This is an optimization exercise on Yosys and OpenROAD, whose aim is small area, a short achievable clock period and few clock cycles per item, not a production implementation.
Only simulation tests tie the RTL to the original design; equivalence was not proved.
Some runs may be left out. An edit can pass the tests and still lose a function that they never use.

$ cat design/flow/run.sh
#!/bin/bash
# synth_recipe.tcl (not shown) runs the flow's synth.tcl, then flattens the netlist and writes it again
# the make line also repeats each setting of config.mk as NAME=value (left out here)
make -C /OpenROAD-flow-scripts/flow DESIGN_CONFIG=/design/flow/config.mk WORK_HOME=/design/flow/orfs CLKGATE_MAP_FILE= SYNTH_SCRIPT=/design/flow/synth_recipe.tcl finish
$ cat design/flow/constraint.sdc
create_clock -name core_clock -period 90.0 [get_ports {clk}]
set_input_delay 18.0000 -clock core_clock [delete_from_list [all_inputs] [get_ports {clk}]]
set_output_delay 18.0000 -clock core_clock [all_outputs]
set_load 0.01 [all_outputs]
$ cat design/flow/design.v
module neuro (input clk, input rst, input load, input [24:0] din, input start,
              output [24:0] state, output ready);
  reg [24:0] neuros;
  wire signed [7:0] links[624:0];
  reg signed [7:0] sum;
assign links[0] = 8'sd0;
assign links[1] = 8'sd0;
assign links[2] = 8'sd0;
assign links[3] = 8'sd0;
assign links[4] = 8'sd0;
assign links[5] = -8'sd2;
assign links[6] = 8'sd2;
assign links[7] = -8'sd2;
assign links[8] = 8'sd2;
assign links[9] = 8'sd2;
assign links[10] = -8'sd2;
assign links[11] = 8'sd0;
assign links[12] = 8'sd0;
assign links[13] = 8'sd0;
assign links[14] = 8'sd2;
assign links[15] = 8'sd0;
assign links[16] = 8'sd0;
assign links[17] = -8'sd2;
assign links[18] = 8'sd0;
assign links[19] = 8'sd2;
assign links[20] = 8'sd2;
assign links[21] = 8'sd0;
assign links[22] = 8'sd0;
assign links[23] = -8'sd2;
assign links[24] = -8'sd2;
assign links[25] = 8'sd0;
assign links[26] = 8'sd0;
assign links[27] = 8'sd4;
assign links[28] = 8'sd4;
assign links[29] = 8'sd0;
assign links[30] = -8'sd2;
assign links[31] = -8'sd2;
assign links[32] = -8'sd2;
assign links[33] = -8'sd2;
assign links[34] = -8'sd2;
assign links[35] = -8'sd2;
assign links[36] = 8'sd0;
assign links[37] = -8'sd4;
assign links[38] = 8'sd0;
assign links[39] = -8'sd2;
assign links[40] = 8'sd0;
assign links[41] = 8'sd0;
assign links[42] = -8'sd2;
assign links[43] = 8'sd0;
assign links[44] = -8'sd2;
assign links[45] = -8'sd2;
assign links[46] = 8'sd4;
assign links[47] = 8'sd4;
assign links[48] = 8'sd2;
assign links[49] = -8'sd2;
assign links[50] = 8'sd0;
assign links[51] = 8'sd4;
assign links[52] = 8'sd0;
assign links[53] = 8'sd4;
assign links[54] = 8'sd0;
assign links[55] = -8'sd2;
assign links[56] = -8'sd2;
assign links[57] = -8'sd2;
assign links[58] = -8'sd2;
assign links[59] = -8'sd2;
assign links[60] = -8'sd2;
assign links[61] = 8'sd0;
assign links[62] = -8'sd4;
assign links[63] = 8'sd0;
assign links[64] = -8'sd2;
assign links[65] = 8'sd0;
assign links[66] = 8'sd0;
assign links[67] = -8'sd2;
assign links[68] = 8'sd0;
assign links[69] = -8'sd2;
assign links[70] = -8'sd2;
assign links[71] = 8'sd4;
assign links[72] = 8'sd4;
assign links[73] = 8'sd2;
assign links[74] = -8'sd2;
assign links[75] = 8'sd0;
assign links[76] = 8'sd4;
assign links[77] = 8'sd4;
assign links[78] = 8'sd0;
assign links[79] = 8'sd0;
assign links[80] = -8'sd2;
assign links[81] = -8'sd2;
assign links[82] = -8'sd2;
assign links[83] = -8'sd2;
assign links[84] = -8'sd2;
assign links[85] = -8'sd2;
assign links[86] = 8'sd0;
assign links[87] = -8'sd4;
assign links[88] = 8'sd0;
assign links[89] = -8'sd2;
assign links[90] = 8'sd0;
assign links[91] = 8'sd0;
assign links[92] = -8'sd2;
assign links[93] = 8'sd0;
assign links[94] = -8'sd2;
assign links[95] = -8'sd2;
assign links[96] = 8'sd4;
assign links[97] = 8'sd4;
assign links[98] = 8'sd2;
assign links[99] = -8'sd2;
assign links[100] = 8'sd0;
assign links[101] = 8'sd0;
assign links[102] = 8'sd0;
assign links[103] = 8'sd0;
assign links[104] = 8'sd0;
assign links[105] = 8'sd2;
assign links[106] = -8'sd2;
assign links[107] = -8'sd2;
assign links[108] = 8'sd2;
assign links[109] = -8'sd2;
assign links[110] = 8'sd2;
assign links[111] = -8'sd4;
assign links[112] = 8'sd0;
assign links[113] = 8'sd0;
assign links[114] = -8'sd2;
assign links[115] = 8'sd4;
assign links[116] = -8'sd4;
assign links[117] = -8'sd2;
assign links[118] = 8'sd0;
assign links[119] = -8'sd2;
assign links[120] = 8'sd2;
assign links[121] = 8'sd0;
assign links[122] = 8'sd0;
assign links[123] = -8'sd2;
assign links[124] = 8'sd2;
assign links[125] = -8'sd2;
assign links[126] = -8'sd2;
assign links[127] = -8'sd2;
assign links[128] = -8'sd2;
assign links[129] = 8'sd2;
assign links[130] = 8'sd0;
assign links[131] = 8'sd0;
assign links[132] = 8'sd0;
assign links[133] = 8'sd0;
assign links[134] = 8'sd0;
assign links[135] = 8'sd4;
assign links[136] = -8'sd2;
assign links[137] = 8'sd2;
assign links[138] = -8'sd2;
assign links[139] = 8'sd0;
assign links[140] = 8'sd2;
assign links[141] = -8'sd2;
assign links[142] = 8'sd0;
assign links[143] = -8'sd2;
assign links[144] = 8'sd0;
assign links[145] = 8'sd0;
assign links[146] = -8'sd2;
assign links[147] = -8'sd2;
assign links[148] = 8'sd0;
assign links[149] = 8'sd4;
assign links[150] = 8'sd2;
assign links[151] = -8'sd2;
assign links[152] = -8'sd2;
assign links[153] = -8'sd2;
assign links[154] = -8'sd2;
assign links[155] = 8'sd0;
assign links[156] = 8'sd0;
assign links[157] = 8'sd0;
assign links[158] = 8'sd0;
assign links[159] = 8'sd4;
assign links[160] = 8'sd0;
assign links[161] = 8'sd2;
assign links[162] = 8'sd2;
assign links[163] = -8'sd2;
assign links[164] = 8'sd4;
assign links[165] = -8'sd2;
assign links[166] = 8'sd2;
assign links[167] = 8'sd0;
assign links[168] = -8'sd2;
assign links[169] = 8'sd4;
assign links[170] = 8'sd0;
assign links[171] = -8'sd2;
assign links[172] = -8'sd2;
assign links[173] = 8'sd0;
assign links[174] = 8'sd0;
assign links[175] = -8'sd2;
assign links[176] = -8'sd2;
assign links[177] = -8'sd2;
assign links[178] = -8'sd2;
assign links[179] = -8'sd2;
assign links[180] = 8'sd0;
assign links[181] = 8'sd0;
assign links[182] = 8'sd0;
assign links[183] = 8'sd0;
assign links[184] = 8'sd0;
assign links[185] = 8'sd0;
assign links[186] = 8'sd2;
assign links[187] = 8'sd2;
assign links[188] = 8'sd2;
assign links[189] = 8'sd0;
assign links[190] = -8'sd2;
assign links[191] = 8'sd2;
assign links[192] = 8'sd4;
assign links[193] = 8'sd2;
assign links[194] = 8'sd0;
assign links[195] = 8'sd0;
assign links[196] = -8'sd2;
assign links[197] = -8'sd2;
assign links[198] = 8'sd0;
assign links[199] = 8'sd0;
assign links[200] = 8'sd2;
assign links[201] = -8'sd2;
assign links[202] = -8'sd2;
assign links[203] = -8'sd2;
assign links[204] = 8'sd2;
assign links[205] = 8'sd0;
assign links[206] = 8'sd0;
assign links[207] = 8'sd0;
assign links[208] = 8'sd0;
assign links[209] = 8'sd0;
assign links[210] = 8'sd0;
assign links[211] = -8'sd2;
assign links[212] = 8'sd2;
assign links[213] = 8'sd2;
assign links[214] = 8'sd0;
assign links[215] = 8'sd2;
assign links[216] = -8'sd2;
assign links[217] = 8'sd0;
assign links[218] = 8'sd2;
assign links[219] = 8'sd0;
assign links[220] = 8'sd4;
assign links[221] = -8'sd2;
assign links[222] = -8'sd2;
assign links[223] = -8'sd4;
assign links[224] = 8'sd0;
assign links[225] = 8'sd2;
assign links[226] = -8'sd2;
assign links[227] = -8'sd2;
assign links[228] = -8'sd2;
assign links[229] = -8'sd2;
assign links[230] = 8'sd0;
assign links[231] = 8'sd4;
assign links[232] = 8'sd0;
assign links[233] = 8'sd0;
assign links[234] = 8'sd0;
assign links[235] = 8'sd0;
assign links[236] = 8'sd2;
assign links[237] = 8'sd2;
assign links[238] = -8'sd2;
assign links[239] = 8'sd4;
assign links[240] = -8'sd2;
assign links[241] = 8'sd2;
assign links[242] = 8'sd0;
assign links[243] = -8'sd2;
assign links[244] = 8'sd4;
assign links[245] = 8'sd0;
assign links[246] = -8'sd2;
assign links[247] = -8'sd2;
assign links[248] = 8'sd0;
assign links[249] = 8'sd0;
assign links[250] = -8'sd2;
assign links[251] = -8'sd2;
assign links[252] = -8'sd2;
assign links[253] = -8'sd2;
assign links[254] = 8'sd2;
assign links[255] = 8'sd4;
assign links[256] = 8'sd0;
assign links[257] = 8'sd0;
assign links[258] = 8'sd0;
assign links[259] = 8'sd0;
assign links[260] = 8'sd0;
assign links[261] = -8'sd2;
assign links[262] = 8'sd2;
assign links[263] = -8'sd2;
assign links[264] = 8'sd0;
assign links[265] = 8'sd2;
assign links[266] = -8'sd2;
assign links[267] = 8'sd0;
assign links[268] = -8'sd2;
assign links[269] = 8'sd0;
assign links[270] = 8'sd0;
assign links[271] = -8'sd2;
assign links[272] = -8'sd2;
assign links[273] = 8'sd0;
assign links[274] = 8'sd4;
assign links[275] = 8'sd0;
assign links[276] = 8'sd0;
assign links[277] = 8'sd0;
assign links[278] = 8'sd0;
assign links[279] = -8'sd4;
assign links[280] = -8'sd2;
assign links[281] = 8'sd2;
assign links[282] = 8'sd2;
assign links[283] = -8'sd2;
assign links[284] = 8'sd2;
assign links[285] = -8'sd2;
assign links[286] = 8'sd0;
assign links[287] = 8'sd0;
assign links[288] = 8'sd0;
assign links[289] = 8'sd2;
assign links[290] = -8'sd4;
assign links[291] = 8'sd4;
assign links[292] = 8'sd2;
assign links[293] = 8'sd0;
assign links[294] = 8'sd2;
assign links[295] = -8'sd2;
assign links[296] = 8'sd0;
assign links[297] = 8'sd0;
assign links[298] = 8'sd2;
assign links[299] = -8'sd2;
assign links[300] = 8'sd0;
assign links[301] = -8'sd4;
assign links[302] = -8'sd4;
assign links[303] = -8'sd4;
assign links[304] = 8'sd0;
assign links[305] = 8'sd2;
assign links[306] = 8'sd2;
assign links[307] = 8'sd2;
assign links[308] = 8'sd2;
assign links[309] = 8'sd2;
assign links[310] = 8'sd2;
assign links[311] = 8'sd0;
assign links[312] = 8'sd0;
assign links[313] = 8'sd0;
assign links[314] = 8'sd2;
assign links[315] = 8'sd0;
assign links[316] = 8'sd0;
assign links[317] = 8'sd2;
assign links[318] = 8'sd0;
assign links[319] = 8'sd2;
assign links[320] = 8'sd2;
assign links[321] = -8'sd4;
assign links[322] = -8'sd4;
assign links[323] = -8'sd2;
assign links[324] = 8'sd2;
assign links[325] = 8'sd0;
assign links[326] = 8'sd0;
assign links[327] = 8'sd0;
assign links[328] = 8'sd0;
assign links[329] = 8'sd0;
assign links[330] = -8'sd2;
assign links[331] = -8'sd2;
assign links[332] = 8'sd2;
assign links[333] = 8'sd2;
assign links[334] = -8'sd2;
assign links[335] = -8'sd2;
assign links[336] = 8'sd0;
assign links[337] = 8'sd0;
assign links[338] = 8'sd0;
assign links[339] = -8'sd2;
assign links[340] = 8'sd0;
assign links[341] = 8'sd0;
assign links[342] = 8'sd2;
assign links[343] = 8'sd4;
assign links[344] = -8'sd2;
assign links[345] = 8'sd2;
assign links[346] = 8'sd0;
assign links[347] = 8'sd0;
assign links[348] = -8'sd2;
assign links[349] = -8'sd2;
assign links[350] = 8'sd2;
assign links[351] = -8'sd2;
assign links[352] = -8'sd2;
assign links[353] = -8'sd2;
assign links[354] = -8'sd2;
assign links[355] = 8'sd0;
assign links[356] = 8'sd4;
assign links[357] = 8'sd0;
assign links[358] = 8'sd0;
assign links[359] = 8'sd4;
assign links[360] = 8'sd0;
assign links[361] = 8'sd2;
assign links[362] = 8'sd2;
assign links[363] = -8'sd2;
assign links[364] = 8'sd0;
assign links[365] = -8'sd2;
assign links[366] = 8'sd2;
assign links[367] = 8'sd0;
assign links[368] = -8'sd2;
assign links[369] = 8'sd4;
assign links[370] = 8'sd0;
assign links[371] = -8'sd2;
assign links[372] = -8'sd2;
assign links[373] = 8'sd0;
assign links[374] = 8'sd0;
assign links[375] = 8'sd0;
assign links[376] = 8'sd0;
assign links[377] = 8'sd0;
assign links[378] = 8'sd0;
assign links[379] = 8'sd4;
assign links[380] = 8'sd2;
assign links[381] = -8'sd2;
assign links[382] = -8'sd2;
assign links[383] = 8'sd2;
assign links[384] = -8'sd2;
assign links[385] = 8'sd2;
assign links[386] = -8'sd4;
assign links[387] = 8'sd0;
assign links[388] = 8'sd0;
assign links[389] = -8'sd2;
assign links[390] = 8'sd0;
assign links[391] = -8'sd4;
assign links[392] = -8'sd2;
assign links[393] = 8'sd0;
assign links[394] = -8'sd2;
assign links[395] = 8'sd2;
assign links[396] = 8'sd0;
assign links[397] = 8'sd0;
assign links[398] = -8'sd2;
assign links[399] = 8'sd2;
assign links[400] = 8'sd0;
assign links[401] = 8'sd0;
assign links[402] = 8'sd0;
assign links[403] = 8'sd0;
assign links[404] = -8'sd4;
assign links[405] = -8'sd2;
assign links[406] = 8'sd2;
assign links[407] = 8'sd2;
assign links[408] = -8'sd2;
assign links[409] = 8'sd2;
assign links[410] = -8'sd2;
assign links[411] = 8'sd4;
assign links[412] = 8'sd0;
assign links[413] = 8'sd0;
assign links[414] = 8'sd2;
assign links[415] = -8'sd4;
assign links[416] = 8'sd0;
assign links[417] = 8'sd2;
assign links[418] = 8'sd0;
assign links[419] = 8'sd2;
assign links[420] = -8'sd2;
assign links[421] = 8'sd0;
assign links[422] = 8'sd0;
assign links[423] = 8'sd2;
assign links[424] = -8'sd2;
assign links[425] = -8'sd2;
assign links[426] = -8'sd2;
assign links[427] = -8'sd2;
assign links[428] = -8'sd2;
assign links[429] = -8'sd2;
assign links[430] = 8'sd0;
assign links[431] = 8'sd0;
assign links[432] = 8'sd4;
assign links[433] = 8'sd0;
assign links[434] = 8'sd0;
assign links[435] = 8'sd0;
assign links[436] = 8'sd2;
assign links[437] = 8'sd2;
assign links[438] = 8'sd2;
assign links[439] = 8'sd0;
assign links[440] = -8'sd2;
assign links[441] = 8'sd2;
assign links[442] = 8'sd0;
assign links[443] = 8'sd2;
assign links[444] = 8'sd0;
assign links[445] = 8'sd0;
assign links[446] = -8'sd2;
assign links[447] = -8'sd2;
assign links[448] = 8'sd0;
assign links[449] = 8'sd0;
assign links[450] = 8'sd0;
assign links[451] = 8'sd0;
assign links[452] = 8'sd0;
assign links[453] = 8'sd0;
assign links[454] = 8'sd0;
assign links[455] = -8'sd2;
assign links[456] = -8'sd2;
assign links[457] = 8'sd2;
assign links[458] = 8'sd2;
assign links[459] = -8'sd2;
assign links[460] = -8'sd2;
assign links[461] = 8'sd0;
assign links[462] = 8'sd0;
assign links[463] = 8'sd4;
assign links[464] = -8'sd2;
assign links[465] = 8'sd0;
assign links[466] = 8'sd0;
assign links[467] = 8'sd2;
assign links[468] = 8'sd0;
assign links[469] = -8'sd2;
assign links[470] = 8'sd2;
assign links[471] = 8'sd0;
assign links[472] = 8'sd0;
assign links[473] = -8'sd2;
assign links[474] = -8'sd2;
assign links[475] = 8'sd2;
assign links[476] = -8'sd2;
assign links[477] = -8'sd2;
assign links[478] = -8'sd2;
assign links[479] = -8'sd2;
assign links[480] = 8'sd0;
assign links[481] = 8'sd4;
assign links[482] = 8'sd0;
assign links[483] = 8'sd0;
assign links[484] = 8'sd4;
assign links[485] = 8'sd0;
assign links[486] = 8'sd2;
assign links[487] = 8'sd2;
assign links[488] = -8'sd2;
assign links[489] = 8'sd4;
assign links[490] = -8'sd2;
assign links[491] = 8'sd2;
assign links[492] = 8'sd0;
assign links[493] = -8'sd2;
assign links[494] = 8'sd0;
assign links[495] = 8'sd0;
assign links[496] = -8'sd2;
assign links[497] = -8'sd2;
assign links[498] = 8'sd0;
assign links[499] = 8'sd0;
assign links[500] = 8'sd2;
assign links[501] = -8'sd2;
assign links[502] = -8'sd2;
assign links[503] = -8'sd2;
assign links[504] = 8'sd2;
assign links[505] = 8'sd0;
assign links[506] = 8'sd0;
assign links[507] = 8'sd0;
assign links[508] = 8'sd4;
assign links[509] = 8'sd0;
assign links[510] = 8'sd0;
assign links[511] = -8'sd2;
assign links[512] = 8'sd2;
assign links[513] = 8'sd2;
assign links[514] = 8'sd0;
assign links[515] = 8'sd2;
assign links[516] = -8'sd2;
assign links[517] = 8'sd0;
assign links[518] = 8'sd2;
assign links[519] = 8'sd0;
assign links[520] = 8'sd0;
assign links[521] = -8'sd2;
assign links[522] = -8'sd2;
assign links[523] = -8'sd4;
assign links[524] = 8'sd0;
assign links[525] = 8'sd0;
assign links[526] = 8'sd4;
assign links[527] = 8'sd4;
assign links[528] = 8'sd4;
assign links[529] = 8'sd0;
assign links[530] = -8'sd2;
assign links[531] = -8'sd2;
assign links[532] = -8'sd2;
assign links[533] = -8'sd2;
assign links[534] = -8'sd2;
assign links[535] = -8'sd2;
assign links[536] = 8'sd0;
assign links[537] = -8'sd4;
assign links[538] = 8'sd0;
assign links[539] = -8'sd2;
assign links[540] = 8'sd0;
assign links[541] = 8'sd0;
assign links[542] = -8'sd2;
assign links[543] = 8'sd0;
assign links[544] = -8'sd2;
assign links[545] = -8'sd2;
assign links[546] = 8'sd0;
assign links[547] = 8'sd4;
assign links[548] = 8'sd2;
assign links[549] = -8'sd2;
assign links[550] = 8'sd0;
assign links[551] = 8'sd4;
assign links[552] = 8'sd4;
assign links[553] = 8'sd4;
assign links[554] = 8'sd0;
assign links[555] = -8'sd2;
assign links[556] = -8'sd2;
assign links[557] = -8'sd2;
assign links[558] = -8'sd2;
assign links[559] = -8'sd2;
assign links[560] = -8'sd2;
assign links[561] = 8'sd0;
assign links[562] = -8'sd4;
assign links[563] = 8'sd0;
assign links[564] = -8'sd2;
assign links[565] = 8'sd0;
assign links[566] = 8'sd0;
assign links[567] = -8'sd2;
assign links[568] = 8'sd0;
assign links[569] = -8'sd2;
assign links[570] = -8'sd2;
assign links[571] = 8'sd4;
assign links[572] = 8'sd0;
assign links[573] = 8'sd2;
assign links[574] = -8'sd2;
assign links[575] = -8'sd2;
assign links[576] = 8'sd2;
assign links[577] = 8'sd2;
assign links[578] = 8'sd2;
assign links[579] = -8'sd2;
assign links[580] = 8'sd0;
assign links[581] = 8'sd0;
assign links[582] = 8'sd0;
assign links[583] = -8'sd4;
assign links[584] = 8'sd0;
assign links[585] = 8'sd0;
assign links[586] = 8'sd2;
assign links[587] = -8'sd2;
assign links[588] = -8'sd2;
assign links[589] = 8'sd0;
assign links[590] = -8'sd2;
assign links[591] = 8'sd2;
assign links[592] = 8'sd0;
assign links[593] = -8'sd2;
assign links[594] = 8'sd0;
assign links[595] = -8'sd4;
assign links[596] = 8'sd2;
assign links[597] = 8'sd2;
assign links[598] = 8'sd0;
assign links[599] = 8'sd0;
assign links[600] = -8'sd2;
assign links[601] = -8'sd2;
assign links[602] = -8'sd2;
assign links[603] = -8'sd2;
assign links[604] = 8'sd2;
assign links[605] = 8'sd4;
assign links[606] = 8'sd0;
assign links[607] = 8'sd0;
assign links[608] = 8'sd0;
assign links[609] = 8'sd0;
assign links[610] = 8'sd4;
assign links[611] = -8'sd2;
assign links[612] = 8'sd2;
assign links[613] = -8'sd2;
assign links[614] = 8'sd0;
assign links[615] = 8'sd2;
assign links[616] = -8'sd2;
assign links[617] = 8'sd0;
assign links[618] = -8'sd2;
assign links[619] = 8'sd0;
assign links[620] = 8'sd0;
assign links[621] = -8'sd2;
assign links[622] = -8'sd2;
assign links[623] = 8'sd0;
assign links[624] = 8'sd0;
  assign state = neuros;
  assign ready = 1'b1;
  integer k,m;
  always @(posedge(clk))begin
	if (rst==0) neuros = 25'b0111010011100100001001110;
	else if (load) neuros = din;
	else if (start) begin
        for (k=0;k<25;k=k+1) begin
            sum=0;
            for (m=0;m<25;m=m+1)
                sum = sum + ((neuros[m]==1)?links[(k<<4)+(k<<3)+k+m]:(-links[(k<<4)+(k<<3)+k+m]));
        neuros[k]=(sum>0)?1:0;
        end
	end
  end
endmodule
$ cat design/flow/config.mk
export PLATFORM = sky130hd
export DESIGN_NAME = neuro
export DESIGN_NICKNAME = neuro
export VERILOG_FILES = /design/flow/design.v
export SDC_FILE = /design/flow/constraint.sdc
export NUM_CORES = 4
export LEC_CHECK = 0
export CAP_MARGIN = 20
export CORE_MARGIN = 2
export CORE_UTILIZATION = 40
export PLACE_DENSITY = 0.6
export SLEW_MARGIN = 20
run_1/floorplan.png
The bar under the picture is 100 um long. Pins as bars on the die edge. Tap cells in grey.
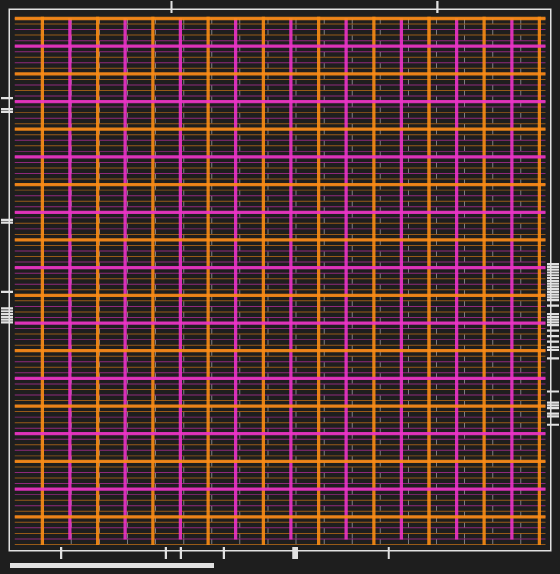
VDD: marked magenta. VSS: marked orange.
873 tap cells. 96 met1 rails follow the rows. 19 straps on met4.
Core ar.: 67400 um2

run_1/class_map.png
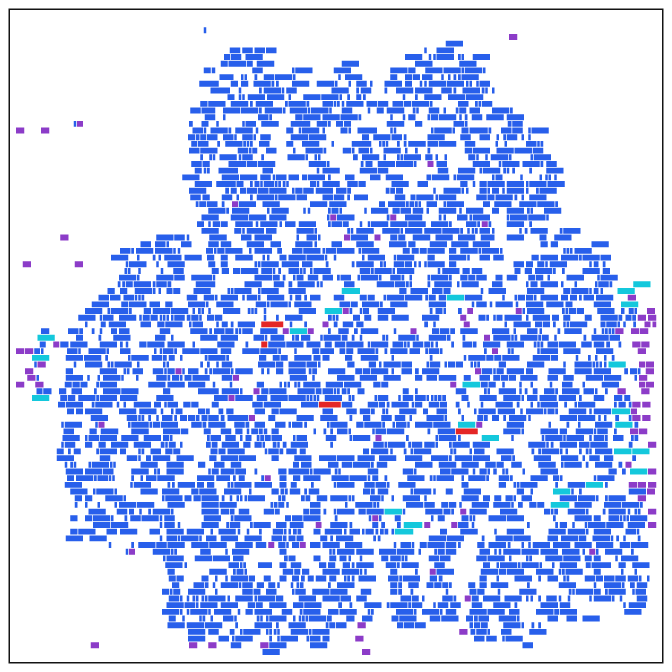
remaining logic cells: marked blue, cells 2551, share of their area 95%. remaining buffers and delay cells: marked purple, cells 100, share of their area 3.1%. registers: marked cyan, cells 25, share of their area 1.8%. clock drivers and dummy loads: marked red, cells 4, share of their area 0.29%.
post-route cell area: 29340 um2
Final Util: 0.4354
num rows: 95
fraction of area in registers: 0.01727

==> impl_metrics.env, run 1 <==
export IMPL_outcome="complete, no violations"
export IMPL_numCtsBuffers=3
export IMPL_pre_cts_ws_ns=14.55
export IMPL_synthDistinctLibCells=56
export IMPL_start_util=0.4052
export IMPL_cp_required_ns=90.18
export IMPL_critPathSlowestCell="a31oi_4"
export IMPL_postCtsSetupRepairBufs=0
export IMPL_grt_ovfl_total=0
export IMPL_dp_hpwl_um=64710
export IMPL_drive_gt1_frac=0.03209
export IMPL_critPathKind="flop to flop"
export IMPL_syn_area_per_cell_um2=10.53
export IMPL_cts_resized=0
export IMPL_drc=0
export IMPL_grt_max_degree=42
export IMPL_cp_slowest_stage_delay_ns=0.80
export IMPL_slew_headroom=0.3291
export IMPL_synth_top_cells_by_count="875 x inv_1, 708 x fa_1, 360 x ha_1"
export IMPL_drtAntennaViolNets=0
export IMPL_cts_tree="yes"
export IMPL_layout_cells_non_filler=3553
export IMPL_synth_area_leader_cell="fa_1"
export IMPL_cp_num_buf_inv=74
export IMPL_gp_congestion=0.9419
export IMPL_via_count=16980
export IMPL_synth_edf_count=0
export IMPL_grt_pass1_wl_um=116800
export IMPL_holdWs_ns=0.5679
export IMPL_start_kind="flop"
export IMPL_antennaDiodeCount=0
export IMPL_cp_arrival_ns=75.59
export IMPL_grt_total_usage=0.2230
export IMPL_synthArstFlopShare=0
export IMPL_cp_top_family="adder cells"
export IMPL_io_pins=55
export IMPL_ctsHoldBuffers=0
export IMPL_yosysWarnings=1
export IMPL_drt_iter0_markers=819
export IMPL_wl_per_cell_um=20.77
export IMPL_nFillCells=6330
export IMPL_dieArea_um2=70380
export IMPL_synth_nets=3691
export IMPL_synth_main_ff_cell="dfxtp_1"
export IMPL_crit_fanout=17
export IMPL_max_freq_mhz=13.26
export IMPL_finalMaxSlewViolations=0
export IMPL_ys_seq_area_frac=0.01833
export IMPL_hold_path_class="flop to flop"
export IMPL_ys_top_cells_by_area="fa_1 52%, ha_1 16%, inv_1 12%, xnor2_1 8.6%, dfxtp_1 1.8%"
export IMPL_h_tree_depth=1
export IMPL_grt_pass1_vias=19730
export IMPL_setup_ws_ns=14.60
export IMPL_finClkSkew_ns=0.01966
export IMPL_cts_buffer_depth=2
export IMPL_routed_via_density=4.779
export IMPL_dr_pass1_iters=5
export IMPL_area_growth_synth_to_final_pct=7.445
export IMPL_dp_cells=3549
export IMPL_rsz0062_at_grt="no"
export IMPL_end_kind="flop"
export IMPL_cts_sinks=25
export IMPL_cp_common_cell="fa_1"
export IMPL_synth_top_area_frac=0.5190
export IMPL_largest_register_ffs=25
export IMPL_nets=3778
export IMPL_fin_crit_ns=75.40
export IMPL_cts_root_buf="clkbuf_16"
Testbench counts for the RTL of run 1, summed over its fixed seeds: cycles 3,649, sweeps 2,449.
run_1/top_view.png
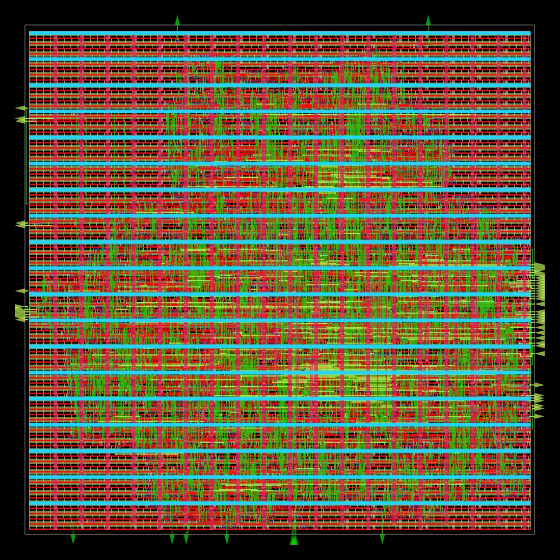
die span in y: 265.3 um
overall routed net length: 73790 um
DIE WIDTH: 265.3 um

-- run 1: kinds of logic after synthesis --
logic type,count (synthesis),synth area share
multiplexers,9,0.003390
buffers and inverters,896,0.1238
AND/OR/NAND/NOR,119,0.02140
flip-flops,25,0.01833
adder cells (fa/ha/maj),1068,0.6839
other,1,0.0001373
AO/OA/AOI/OAI,144,0.03441
XOR/XNOR,332,0.1146
-- run 1: layout make-up --
cell class | instances | area [um2] | area share
repair buffers | 100 | 878.3 | 0.02993
well taps | 873 | 1092 | 0.03723
flip-flops and latches | 25 | 506.7 | 0.01727
inverters | 878 | 3296 | 0.1123
multi-input cells | 1673 | 23490 | 0.8004
clock buffers | 3 | 75.07 | 0.002558
clock inverters | 1 | 7.507 | 0.0002558
-- run 1: final timing paths --
check	start	end	slack, ns	cells past startpoint
worst min-delay path	neuros[0]	neuros[0]	0.57	2
worst max register to register	neuros[20]	neuros[23]	14.60	280
worst min register to register	neuros[0]	neuros[0]	0.57	2
worst max-delay path	neuros[20]	neuros[23]	14.60	280
-- run 1: tightest hold or removal path, cell delays in order, from the launching register on --
cell and delay, ns:
dfxtp_1 0.33, mux2i_1 0.12, a211oi_1 0.08
-- run 1: cell usage in the layout (no fill, tap or decap), types with 2 or more instances in the layout --
cell,instances
dfxtp_2,5
a211o_1,5
mux2_2,2
a31oi_1,3
xnor3_1,9
nor4b_1,3
and2_1,2
nand4b_1,3
a211oi_1,14
or2_2,8
o41a_1,2
xor3_1,2
xor2_1,46
a21oi_1,50
nand3_1,3
dfxtp_1,20
nor4_1,7
o21ai_0,18
o21bai_1,8
xnor2_2,10
nor2b_1,7
ha_1,360
nand2_1,17
or2_1,2
clkdlybuf4s50_1,52
buf_4,47
xnor2_1,263
nand2b_1,2
inv_2,2
nor2_1,56
mux2i_1,7
clkbuf_16,3
a41oi_1,3
a21o_1,28
nor4bb_1,2
fa_1,708
nor3_1,2
xnor3_2,2
inv_1,875
-- run 1: routing by layer --
layer  vias up  part of all wire  global-route usage  routed length (um)
met5         -                 0                   0                   0
met4         0             0.033             0.05833                2465
met3        94             0.067             0.04582                4943
met2       409              0.48              0.3700               35210
met1      8857              0.42              0.2979               31170
li1       7619                 -                   -                   -
## Run 2: large edit since run 1, in outline
design/flow/design.v: 646 -> 2548 lines; modules unchanged: 0
  neuro: edited, 646 -> 13 lines
  sweepc: new, 2535 lines
==> module neuro as of run 2 <==
module neuro (input clk, input rst, input load, input [24:0] din, input start,
              output [24:0] state, output ready);
  reg [24:0] x;
  wire [24:0] nx;
  assign state = x;
  assign ready = 1'b1;
  sweepc u_sweep (.x(x), .nx(nx));
  always @(posedge clk) begin
    if (!rst) x <= 25'd15321166;
    else if (load) x <= din;
    else if (start) x <= nx;
  end
endmodule
--- a/design/flow/config.mk
+++ b/design/flow/config.mk
@@ -6,4 +6,5 @@
 export NUM_CORES = 4
 export LEC_CHECK = 0
+export ABC_AREA = 1
 export CAP_MARGIN = 20
 export CORE_MARGIN = 2
run_2/class_map.png
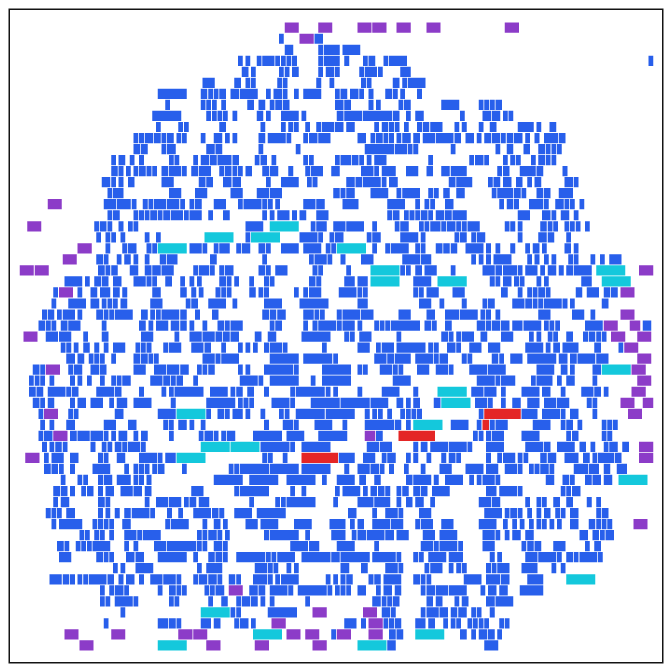
clock drivers and dummy loads: marked red, cells 4, share of their area 0.77%. registers: marked cyan, cells 25, share of their area 4.8%. remaining logic cells: marked blue, cells 1551, share of their area 89%. remaining buffers and delay cells: marked purple, cells 56, share of their area 5.3%.
Final Util: 0.4459
fraction of area in registers: 0.04629

run_2/top_view.png
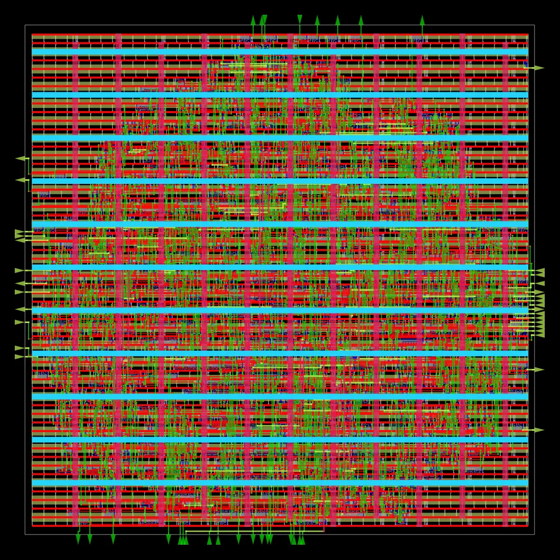
post-route cell area: 10810 um2
num rows: 57
DIE WIDTH: 160.8 um

==> run 2 against run 1 <==
  * Still clean
  * Register-to-register slack improved by 45 ns
  * Hold slack improved by 0.099 ns
  * Maximum frequency increased by 150%
  * Utilization increased by 1.0 points
  * Count of clock-buffer cells in the layout unchanged
  * Setup slack improved by 45 ns
  * Via count decreased by 43%
  * Clock skew decreased by 0.017 ns
  * Largest cell class unchanged
==> impl_metrics.env, run 2 <==
export IMPL_routed_via_density=4.947
export IMPL_yosys_area_share_adder=0.2271
export IMPL_layout_commonest_cell="nand2_1"
export IMPL_critPathSlowestCell="fa_1"
export IMPL_yosysWarnings=1
export IMPL_dieArea_um2=25850
export IMPL_synth_xor_area_share=0.1154
export IMPL_synthDistinctLibCells=44
export IMPL_hold_path_class="flop to flop"
export IMPL_nets=1818
export IMPL_holdPathEnd="x[0]"
export IMPL_drt_iter0_markers=649
export IMPL_io_pins=55
export IMPL_cts_sinks=25
export IMPL_cts_tree="yes"
export IMPL_cp_slowest_stage_delay_ns=0.56
export IMPL_cts_buffer_depth=2
export IMPL_layout_cells_non_filler=1960
export IMPL_cp_arrival_ns=30.59
export IMPL_ctsHoldBuffers=0
export IMPL_holdPathStages=2
export IMPL_multi_input_area_um2=8188
export IMPL_dpl_cell_area_um2=10730
export IMPL_synth_nets=1768
export IMPL_drive_gt1_frac=0.1051
export IMPL_synth_edf_count=0
export IMPL_h_tree_depth=1
export IMPL_slew_headroom=0.2847
export IMPL_via_count=9696
export IMPL_crit_start="x[22]"
export IMPL_netlist_instances=1587
export IMPL_synth_top_cells_by_count="436 x nand2_1, 270 x inv_1, 175 x nand3_1"
export IMPL_r2r_start="x[22]"
export IMPL_dr_pass1_iters=5
export IMPL_grt_pass1_vias=9169
export IMPL_end_kind="flop"
export IMPL_setup_viol=0
export IMPL_outcome="complete, no violations"
export IMPL_crit_fanout=12
export IMPL_grt_max_degree=27
export IMPL_gp_congestion=0.8788
export IMPL_antenna_found_initial=0
export IMPL_synthArstFlopShare=0
export IMPL_pre_cts_ws_ns=59.71
export IMPL_synth_area_leader_cell="nand2_1"
export IMPL_cp_required_ns=90.18
export IMPL_fin_crit_sh=0.3379
export IMPL_drtAntennaViolNets=0
export IMPL_totalWireLength_um=27510
export IMPL_max_freq_mhz=32.88
export IMPL_r2r_end="x[23]"
export IMPL_core_area_um2=24250
export IMPL_postCtsSetupRepairBufs=0
export IMPL_numCtsBuffers=3
export IMPL_ys_top_cells_by_area="nand2_1 17%, ha_1 14%, inv_1 10%, xor2_1 9.1%, fa_1 9.0%"
export IMPL_yosys_cell_count_top_type="nand2_1"
export IMPL_worstHoldStart="x[0]"
export IMPL_nFillCells=2649
export IMPL_fin_crit_ns=30.41
export IMPL_syn_area_per_cell_um2=6.195
export IMPL_maxCapViolations=0
export IMPL_synth_mux_area_frac=0.007637
export IMPL_grt_pass1_wl_um=45440
export IMPL_wl_per_cell_um=14.03
export IMPL_critPathKind="flop to flop"
export IMPL_dp_hpwl_um=22900
export IMPL_synth_top_area_frac=0.1665
export IMPL_r2r_setup_slack_ns=59.59
export IMPL_seq_area_um2=500.5
export IMPL_r2r_cells=202
export IMPL_drc=0
export IMPL_synth_seq_cells=25
export IMPL_grt_total_usage=0.2140
export IMPL_start_util=0.4054
export IMPL_rsz0062_at_grt="no"
export IMPL_dp_cells=1956
export IMPL_final_cell_mix="436 x nand2_1, 270 x inv_1, 175 x nand3_1"
export IMPL_hold_violations=0
export IMPL_synth_top_family_by_area="simple AND/OR/NAND/NOR gates"
export IMPL_grt_ovfl_total=0
export IMPL_synth_compound_area_share=0.07738
export IMPL_ys_seq_area_frac=0.05091
export IMPL_cp_common_cell="nand2_1"
export IMPL_largest_register_ffs=25
export IMPL_cts_root_buf="clkbuf_16"
export IMPL_finClkSkew_ns=0.002856
export IMPL_synth_simple_area_share=0.4047
export IMPL_finalMaxSlewViolations=0
export IMPL_antennaDiodeCount=0
export IMPL_synth_main_ff_cell="dfxtp_1"
export IMPL_start_kind="flop"
export IMPL_setup_ws_ns=59.59
export IMPL_area_growth_synth_to_final_pct=9.978
export IMPL_cts_resized=0
Testbench counts for the RTL of run 2, summed over its fixed seeds: cycles 3,649, sweeps 2,449.
==> run 2: cell types whose count changed after synthesis, moves of 172 or more <==
cell     before  now
fa_1        708   44
inv_1       875  270
nand2_1      17  436
ha_1        360  108
xnor2_1     268   22
nand3_1       3  175
==> run 2: cell families after synthesis <==
group,after synthesis
other,1
AOI/OAI and AO/OA,124
adders and majority gates,152
xor gates and xnor gates,127
buffers and inverters,300
muxes,7
DFF,25
and+or+nand+nor,851
==> run 2: how the worst max path moves through the flow <==
stage	end	depth (start not counted)
floorplan	x[23]	204
finish	x[23]	202
global route	x[24]	197
detailed placement	x[23]	202
CTS	x[23]	203
global placement	x[23]	201
==> run 2: area by class of cell <==
class	instances	share of cell area
Sequential cell	25	0.04629
Inverter	289	0.1003
Timing Repair Buffer	56	0.05115
Clock buffer	3	0.006944
Clock inverter	1	0.0004629
Tap cell	324	0.03750
Multi-Input combinational cell	1262	0.7573
==> run 2: layer usage <==
layer  GRT usage  share of wire  up-vias
met1      0.2889           0.48     4434
met4     0.04545          0.020        0
met5           0              0        -
li1            -              -     5084
met2      0.3732           0.47      146
met3     0.01834          0.032       32
==> run 2: worst max-delay path: cells and delay by family (launching register included) <==
| family | cells | cell delay [ns] |
|---|---|---|
| flip-flops | 1 | 0.51 |
| buffers and inverters | 29 | 2.61 |
| AO/OA/AOI/OAI | 6 | 0.93 |
| XOR/XNOR | 19 | 5.78 |
| adder cells (fa/ha/maj) | 24 | 8.34 |
| AND/OR/NAND/NOR | 124 | 12.16 |
==> run 2: stage by stage <==
stage                     hold slack [ns]
after floorplan                    0.5720
after global placement             0.6428
after detailed placement           0.6469
after CTS                          0.6599
after global routing               0.6864
final                              0.6665

re-timing with driven ports:
No port has a modelled driver above. Below, the same layouts with a new extraction and two added sets of constraints.
Step 1 sets driving cells, clkbuf_16 on the clock port and buf_2 on the other inputs (assumed; they add their load-dependent delay and slew).
Step 2 adds t to the input delays and takes it off the output delays; t is the mean of the earliest and latest rising clock arrival at the registers after step 1. Input paths then give back, and output paths get back, about the clock's delay inside the block.
Three values: no drivers, after step 1, after step 2; two values: the first two.
run | t (ns) | slack for setup (ns) | worst hold slack (ns) | worst setup path after step 2
run 1 | 0.353 | 14.598 / 14.598 / 14.598 | 0.568 / 0.568 / 0.568 | register to register
run 2 | 0.319 | 59.587 / 59.587 / 59.587 | 0.666 / 0.666 / 0.666 | register to register
After both steps setup and hold are still met in every run listed.
